Source: an optimization exercise on an open RTL-to-GDS flow (aim: small area, a short achievable clock period and few clock cycles per item). Production flows keep margins and buffers that such runs may drop.
Only simulation tests tie the RTL to the original design; equivalence was not proved.
Power figures rest on the tool's default switching activity, not on a simulated workload.

**Local utilization**

17 x 17 tiles, from dark blue (low) to red (high), 0 to 100% covered.
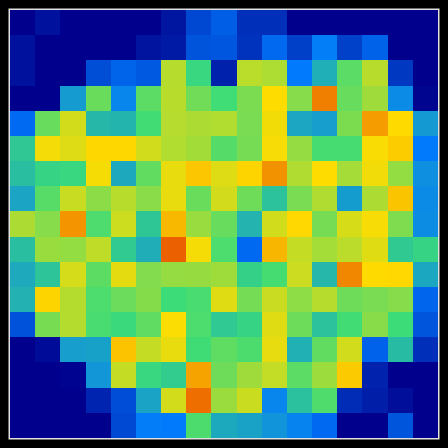
**Routed metal, one color a layer**

Only two layers are drawn.
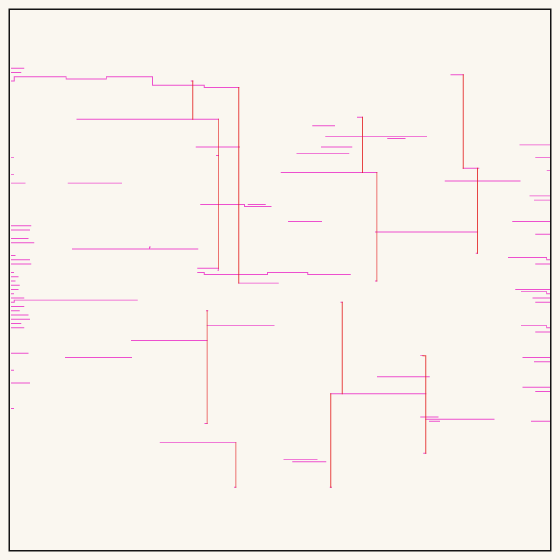
**Sequential cells grouped by signal name**

Other sequential cells in the stronger gray, the rest of the logic in the fainter gray.
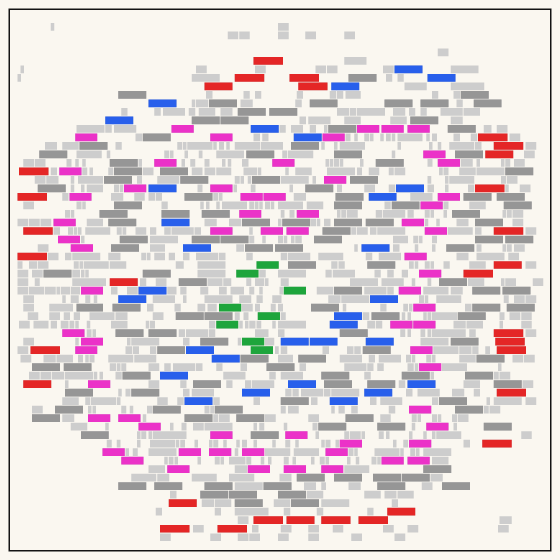
<file path="design/flow/constraint.sdc">
create_clock -name core_clock -period 10.0 [get_ports {wb_clk_i}]
set_input_delay 2.0000 -clock core_clock [delete_from_list [all_inputs] [get_ports {wb_clk_i}]]
set_output_delay 2.0000 -clock core_clock [all_outputs]
set_load 0.01 [all_outputs]
</file>
<file path="design/flow/design.v">
`default_nettype none
module spm #(parameter size = 32)(
    input wire              clk, 
    input wire              rst,
    input wire              clr,
    input wire              y,
    input wire [size-1:0]   x,
    output wire             p
);
    wire[size-1:1] pp;
    wire[size-1:0] xy;
    genvar i;
    CSADD csa0 (.clk(clk), .rst(rst), .clr(clr), .x(x[0]&y), .y(pp[1]), .sum(p));
    generate 
        for(i=1; i<size-1; i=i+1) begin
            CSADD csa (.clk(clk), .rst(rst), .clr(clr), .x(x[i]&y), .y(pp[i+1]), .sum(pp[i]));
        end 
    endgenerate
    TCMP tcmp (.clk(clk), .rst(rst), .clr(clr), .a(x[size-1]&y), .s(pp[size-1]));
endmodule
module CSADD(
    input wire  clk, 
    input wire  rst,
    input wire  clr,
    input wire  x, 
    input wire  y,
    output reg  sum
);
    reg sc;
    wire hsum1, hco1;
    assign hsum1 = y ^ sc;
    assign hco1 = y & sc;
    wire hsum2, hco2;
    assign hsum2 = x ^ hsum1;
    assign hco2 = x & hsum1;
    always @(posedge clk or posedge rst) begin
        if (rst) begin
            sum <= 1'b0;
            sc <= 1'b0;
        end
        else if (clr) begin
            sum <= 1'b0;
            sc <= 1'b0;
        end
        else begin
            sum <= hsum2;
            sc <= hco1 ^ hco2;
        end
    end
endmodule
module TCMP (
    input wire  clk, 
    input wire  rst,
    input wire  clr,
    input wire  a, 
    output reg  s
);
    reg z;
    always @(posedge clk or posedge rst) begin
        if (rst) begin
            s <= 1'b0;
            z <= 1'b0;
        end
        else if (clr) begin
            s <= 1'b0;
            z <= 1'b0;
        end
        else begin
            z <= a | z;
            s <= a ^ z;
        end
    end
endmodule
`default_nettype none
module mul32 (
    input wire          clk,
    input wire          rst,
    input wire          start,
    input wire  [31:0]  mc,
    input wire  [31:0]  mp,
    output reg  [63:0]  p,
    output wire         done
);
    wire        pw;
    reg [31:0]  Y;
    reg [7:0]   cnt, ncnt;
    reg [1:0]   state, nstate;
    localparam  IDLE=0, RUNNING=1, DONE=2;
    always @(posedge clk or posedge rst)
        if(rst)
            state  <= IDLE;
        else 
            state <= nstate;
    always @*
        case(state)
            IDLE    :   if(start) nstate = RUNNING; else nstate = IDLE;
            RUNNING :   if(cnt == 64) nstate = DONE; else nstate = RUNNING; 
            DONE    :   if(start) nstate = RUNNING; else nstate = DONE;
            default :   nstate = IDLE;
        endcase
    always @(posedge clk)
        cnt <= ncnt;
    always @*
        case(state)
            IDLE    :   ncnt = 0;
            RUNNING :   ncnt = cnt + 1;
            DONE    :   ncnt = 0;
            default :   ncnt = 0;
        endcase
    always @(posedge clk or posedge rst)
        if(rst)
            Y <= 32'b0;
        else if((start == 1'b1)) 
            Y <= mp;
        else if(state==RUNNING) 
            Y <= (Y >> 1);
    always @(posedge clk) 
        if(start)
            p <= 64'b0;
        else if(state==RUNNING)
            p <= {pw, p[63:1]};
    wire y = (state==RUNNING) ? Y[0] : 1'b0;
    spm #(.size(32)) spm32(
        .clk(clk),
        .rst(rst),
        .clr(start),
        .x(mc),
        .y(y),
        .p(pw)
    );
    assign done = (state == DONE);
endmodule
`default_nettype none
module user_proj_mul32 
(
    input wb_clk_i,
    input wb_rst_i,
    input wbs_stb_i,
    input wbs_cyc_i,
    input wbs_we_i,
    input [3:0] wbs_sel_i,
    input [31:0] wbs_dat_i,
    input [31:0] wbs_adr_i,
    output reg wbs_ack_o,
    output reg [31:0] wbs_dat_o,
    output [2:0] irq
);
    reg start;
    wire done;
    wire sys_clk;
    localparam MC_OFF = 8'h00, MP_OFF = 8'h04, P0_OFF = 8'h08, P1_OFF = 8'h0C;
    reg  [31:0]         MP, MC;
    wire [63:0]         P;
    wire                valid           = wbs_stb_i & wbs_cyc_i;
    wire                we              = wbs_we_i && valid;
    wire                re              = ~wbs_we_i && valid;
    wire [3:0]          byte_wr_en      = wbs_sel_i & {4{we}}; 
    wire                we_mp_reg       = we & (wbs_adr_i[7:0] == MP_OFF);
    wire                we_mc_reg       = we & (wbs_adr_i[7:0] == MC_OFF);
    wire                re_mp_reg       = re & (wbs_adr_i[7:0] == MP_OFF);
    wire                re_mc_reg       = re & (wbs_adr_i[7:0] == MC_OFF);
    wire                re_p0_reg       = re & (wbs_adr_i[7:0] == P0_OFF);
    wire                re_p1_reg       = re & (wbs_adr_i[7:0] == P1_OFF);
    assign sys_clk = wb_clk_i;
    always @(posedge sys_clk or posedge wb_rst_i) begin  
        if(wb_rst_i)
            MC <= 32'h0;
        else if(we_mc_reg)  
            MC <= wbs_dat_i;
    end
    always @(posedge sys_clk or posedge wb_rst_i) begin  
        if(wb_rst_i)
            MP <= 32'h0;
        else if(we_mp_reg) 
            MP <= wbs_dat_i;
    end 
    always @(posedge sys_clk or posedge wb_rst_i) begin  
        if(wb_rst_i)
            wbs_ack_o <= 0;
        else
        begin
            if ((we_mc_reg || we_mp_reg || (re_p0_reg && done) || (re_p1_reg && done)))
            begin
                wbs_ack_o <=1;
            end
            else 
                wbs_ack_o <=0; 
        end
    end
    always@(posedge sys_clk or posedge wb_rst_i) begin
        if(wb_rst_i)
            wbs_dat_o <= 32'hDEADBEEF;
        else
        begin
            if (re_p0_reg)
                wbs_dat_o <= P[31:0];
            else if (re_p1_reg)
                 wbs_dat_o <= P[63:32];
            else if (re_mp_reg)
                 wbs_dat_o <= MP;
            else if (re_mc_reg)
                 wbs_dat_o <= MC;
            else
               wbs_dat_o <= 32'hDEADBEEF; 
        end
    end
    always @(posedge sys_clk) 
        start <= (we_mp_reg && wbs_ack_o) ? 1'b1 : 1'b0;
    assign irq = 3'b000;	 
    mul32 mul (
        .clk(wb_clk_i),
        .rst(wb_rst_i),
        .start(start),
        .mc(MC),
        .mp(MP),
        .p(P),
        .done(done)
    );
endmodule
</file>
<file path="design/flow/run.sh">
#!/bin/bash
# synth_recipe.tcl (not shown) runs the flow's synth.tcl, then flattens the netlist and writes it again
# the make line also repeats each setting of config.mk as NAME=value (left out here)
make -C /OpenROAD-flow-scripts/flow DESIGN_CONFIG=/design/flow/config.mk WORK_HOME=/design/flow/orfs CLKGATE_MAP_FILE= SYNTH_SCRIPT=/design/flow/synth_recipe.tcl finish
</file>
<file path="design/flow/config.mk">
export PLATFORM = sky130hd
export DESIGN_NAME = user_proj_mul32
export DESIGN_NICKNAME = user_proj_mul32
export VERILOG_FILES = /design/flow/design.v
export SDC_FILE = /design/flow/constraint.sdc
export NUM_CORES = 4
export LEC_CHECK = 0
export CAP_MARGIN = 20
export CORE_MARGIN = 2
export CORE_UTILIZATION = 40
export SLEW_MARGIN = 20
</file>
==> flow_metrics.py <==
metrics = {
    "route": {
        "dr.pass1.iters": 4,
        "vias_per_cell": 4.91,
        "routed_wl_um": 22500,
        "top_layer": "met4",
        "drc": 0,
        "wl_met3_um": 944,
        "drtIter0Drc": 319,
    },
    "floorplan": {
        "start_util_pct": 40.7,
        "die_height_um": 173,
        "fp-row-count": 61,
    },
    "cells_and_area": {
        "antenna-diode-count": 0,
        "area_growth_pct": 18.1,
        "final_area_um2": 13400,
    },
    "clock_tree": {
        "h-tree-depth": 1,
        "cts_hold_buf": 0,
        "clock_sinks": 268,
        "cts_setup_buffers": 0,
        "cts_buffers": 28,
    },
    "power": {
        "p_per_area_nw_per_um2": 168,
        "max-vdd-ir-drop_mv": 0.116,
    },
    "grt": {
        "grt_util_all_layers_pct": 15.4,
        "top_usage_layer": "met2",
        "grt_pass1_wl_um": 37700,
        "gr-usage-met2_pct": 23.8,
        "overflow": 0,
    },
    "logic_synthesis": {
        "synth_xor_area_share_pct": 0.231,
        "ys.flop_type": "dfrtp_1",
        "synth_fa_ha_area_share_pct": 5.78,
        "synth-edff-count": 0,
        "synth_top_family_by_area": "multiplexers",
        "synthArstFlopShare_pct": 72.8,
        "synth.avg_cell_area_um2": 12.2,
        "synth.distinct_cells": 43,
        "yosysTopAreaCellShare_pct": 37.6,
    },
    "critical_path": {
        "cp_slowest_stage_delay_ns": 0.65,
        "start_kind": "input port",
    },
    "sta": {
        "max_freq_mhz": 250,
        "fin_worst_skew_ns": 0.0119,
        "fin_setup_tns_ns": 0,
    },
    "place": {
        "port_buffers": 77,
    },
    "outcome": {
        "status": "complete, no violations",
    },
    "min_path": {
        "min_path_type": "register to register",
    },
}
Testbench counts, summed over its fixed seeds: cycles 19,704, mults 256.
About 'local utilization':
emptiest ninth of the die: north-west
tiles over 75% full: 8.0%
nearly empty tiles: 14%
mean over tiles: 44%
fullest tile: 89%

About 'routed metal, one color a layer':
| layer | color | wire length |
|---|---|---|
| met3 | magenta | 945 µm |
| met4 | red | 374 µm |

About 'sequential cells grouped by signal name':
| netlist name | color | sequential cells |
|---|---|---|
| mul.p | magenta | 64 |
| wbs_dat_o | red | 32 |
| mul.spm32.genblk1.csa.sc | blue | 30 |
| mul.cnt | green | 8 |
utilization after layout: 48.1%
FF+latch area: 6370 µm²
Seq/total area: 47.4%
sequential power: 1090 µW

==> sequential cells by signal (all words and copies together) (netlist names), 2 cells and up <==
register	count
MC	32
MP	32
mul.Y	32
mul.cnt	8
mul.p	64
mul.spm32.genblk1.csa.sc	30
mul.spm32.genblk1.csa.sum	30
mul.state	2
wbs_dat_o	32
==> cell type report <==
class	count	area [µm²]
Sequential cell	268	6370
Multi-Input combinational cell	591	4720
Clock buffer	42	825
Clock inverter	10	179
Timing Repair Buffer	87	836
Tap cell	378	473
Fill cell	2577	14500
Inverter	6	30.0
==> power breakdown <==
group	leakage (µW)	internal, µW	switching (µW)	total, µW
combinational	0.00231	27.4	31.3	58.8
sequential	0.00323	1080	3.35	1090
clock	0.000494	697	419	1120
==> per-stage QoR <==
stage | hold slack [ns] | power, µW | instances | setup slack (ns) | util [%]
finish | 0.466 | 2260 | 1382 | 6.01 | 48.1
global route | 0.480 | 2350 | 1382 | 5.94 | 48.1
CTS | 0.462 | 2290 | 1382 | 6.01 | 48.1
detailed placement | 0.461 | 1170 | 1330 | 5.45 | 44.5
global placement | 0.448 | 1170 | 1330 | 5.46 | 44.5
floorplan | 0.433 | 1140 | 932 | 2.73 | -
==> cells in the final DEF, fill, tap and decap left out, drive strengths merged, types with 12 or more instances in the layout <==
cell	instances
dfxtp	73
dfstp	24
nand2b	26
mux2	64
nor2b	65
buf	12
o21ai	35
fa	31
mux2i	31
nand2	163
dfrtp	171
clkbuf	42
clkdlybuf4s50	75
and3	31
mux4	32
a21oi	67
==> cells by family after synthesis <==
family | Yosys count
buffers and inverters | 73
AND/OR/NAND/NOR | 319
multiplexers | 127
adder cells (fa/ha/maj) | 34
other | 1
XOR/XNOR | 3
flip-flops | 268
AO/OA/AOI/OAI | 105
==> worst min-delay path, stage by stage (launching register included) <==
cell and delay, ns:
dfxtp_1 0.32, nand2_1 0.05, a21oi_1 0.05
==> final timing paths <==
kind                              startpoint             to  slack (ns)  cells past startpoint
worst max register to register         start   mul.state[1]        7.61                      3
worst min-delay path               mul.p[38]      mul.p[37]        0.47                      2
worst min register to register     mul.p[38]      mul.p[37]        0.47                      2
max in group asynchronous           wb_rst_i  wbs_dat_o[29]        6.48                      3
worst max-delay path            wbs_adr_i[5]         MP[10]        6.01                      5
min in group asynchronous           wb_rst_i      mul.Y[13]        2.04                      2

-- re-timing with driven ports --
How much do the figures lean on ideal ports? The routed layout below was timed once more, with nothing changed but the port constraints.
Step 1 assumes that a clkbuf_16 drives the clock port and a buf_2 every other input.
Step 2, shift: input delay + t, output delay - t, t = (earliest + latest rising clock arrival at the registers) / 2. This alone moves slack from input paths to output paths.
a / b / c = no drivers / after step 1 / after step 2; a / b = the first two.
shift t [ns]: 0.571
setup WS [ns]: 6.005 / 6.031 / 5.460
hold slack, ns: 0.466 / 0.466 / 0.466
worst register clock-pin slew, ns: 0.06 / 0.06
After both steps setup and hold are still met in this run. For this run, drivers alone change the setup slack by +0.026 ns; drivers and shift together by -0.545 ns.
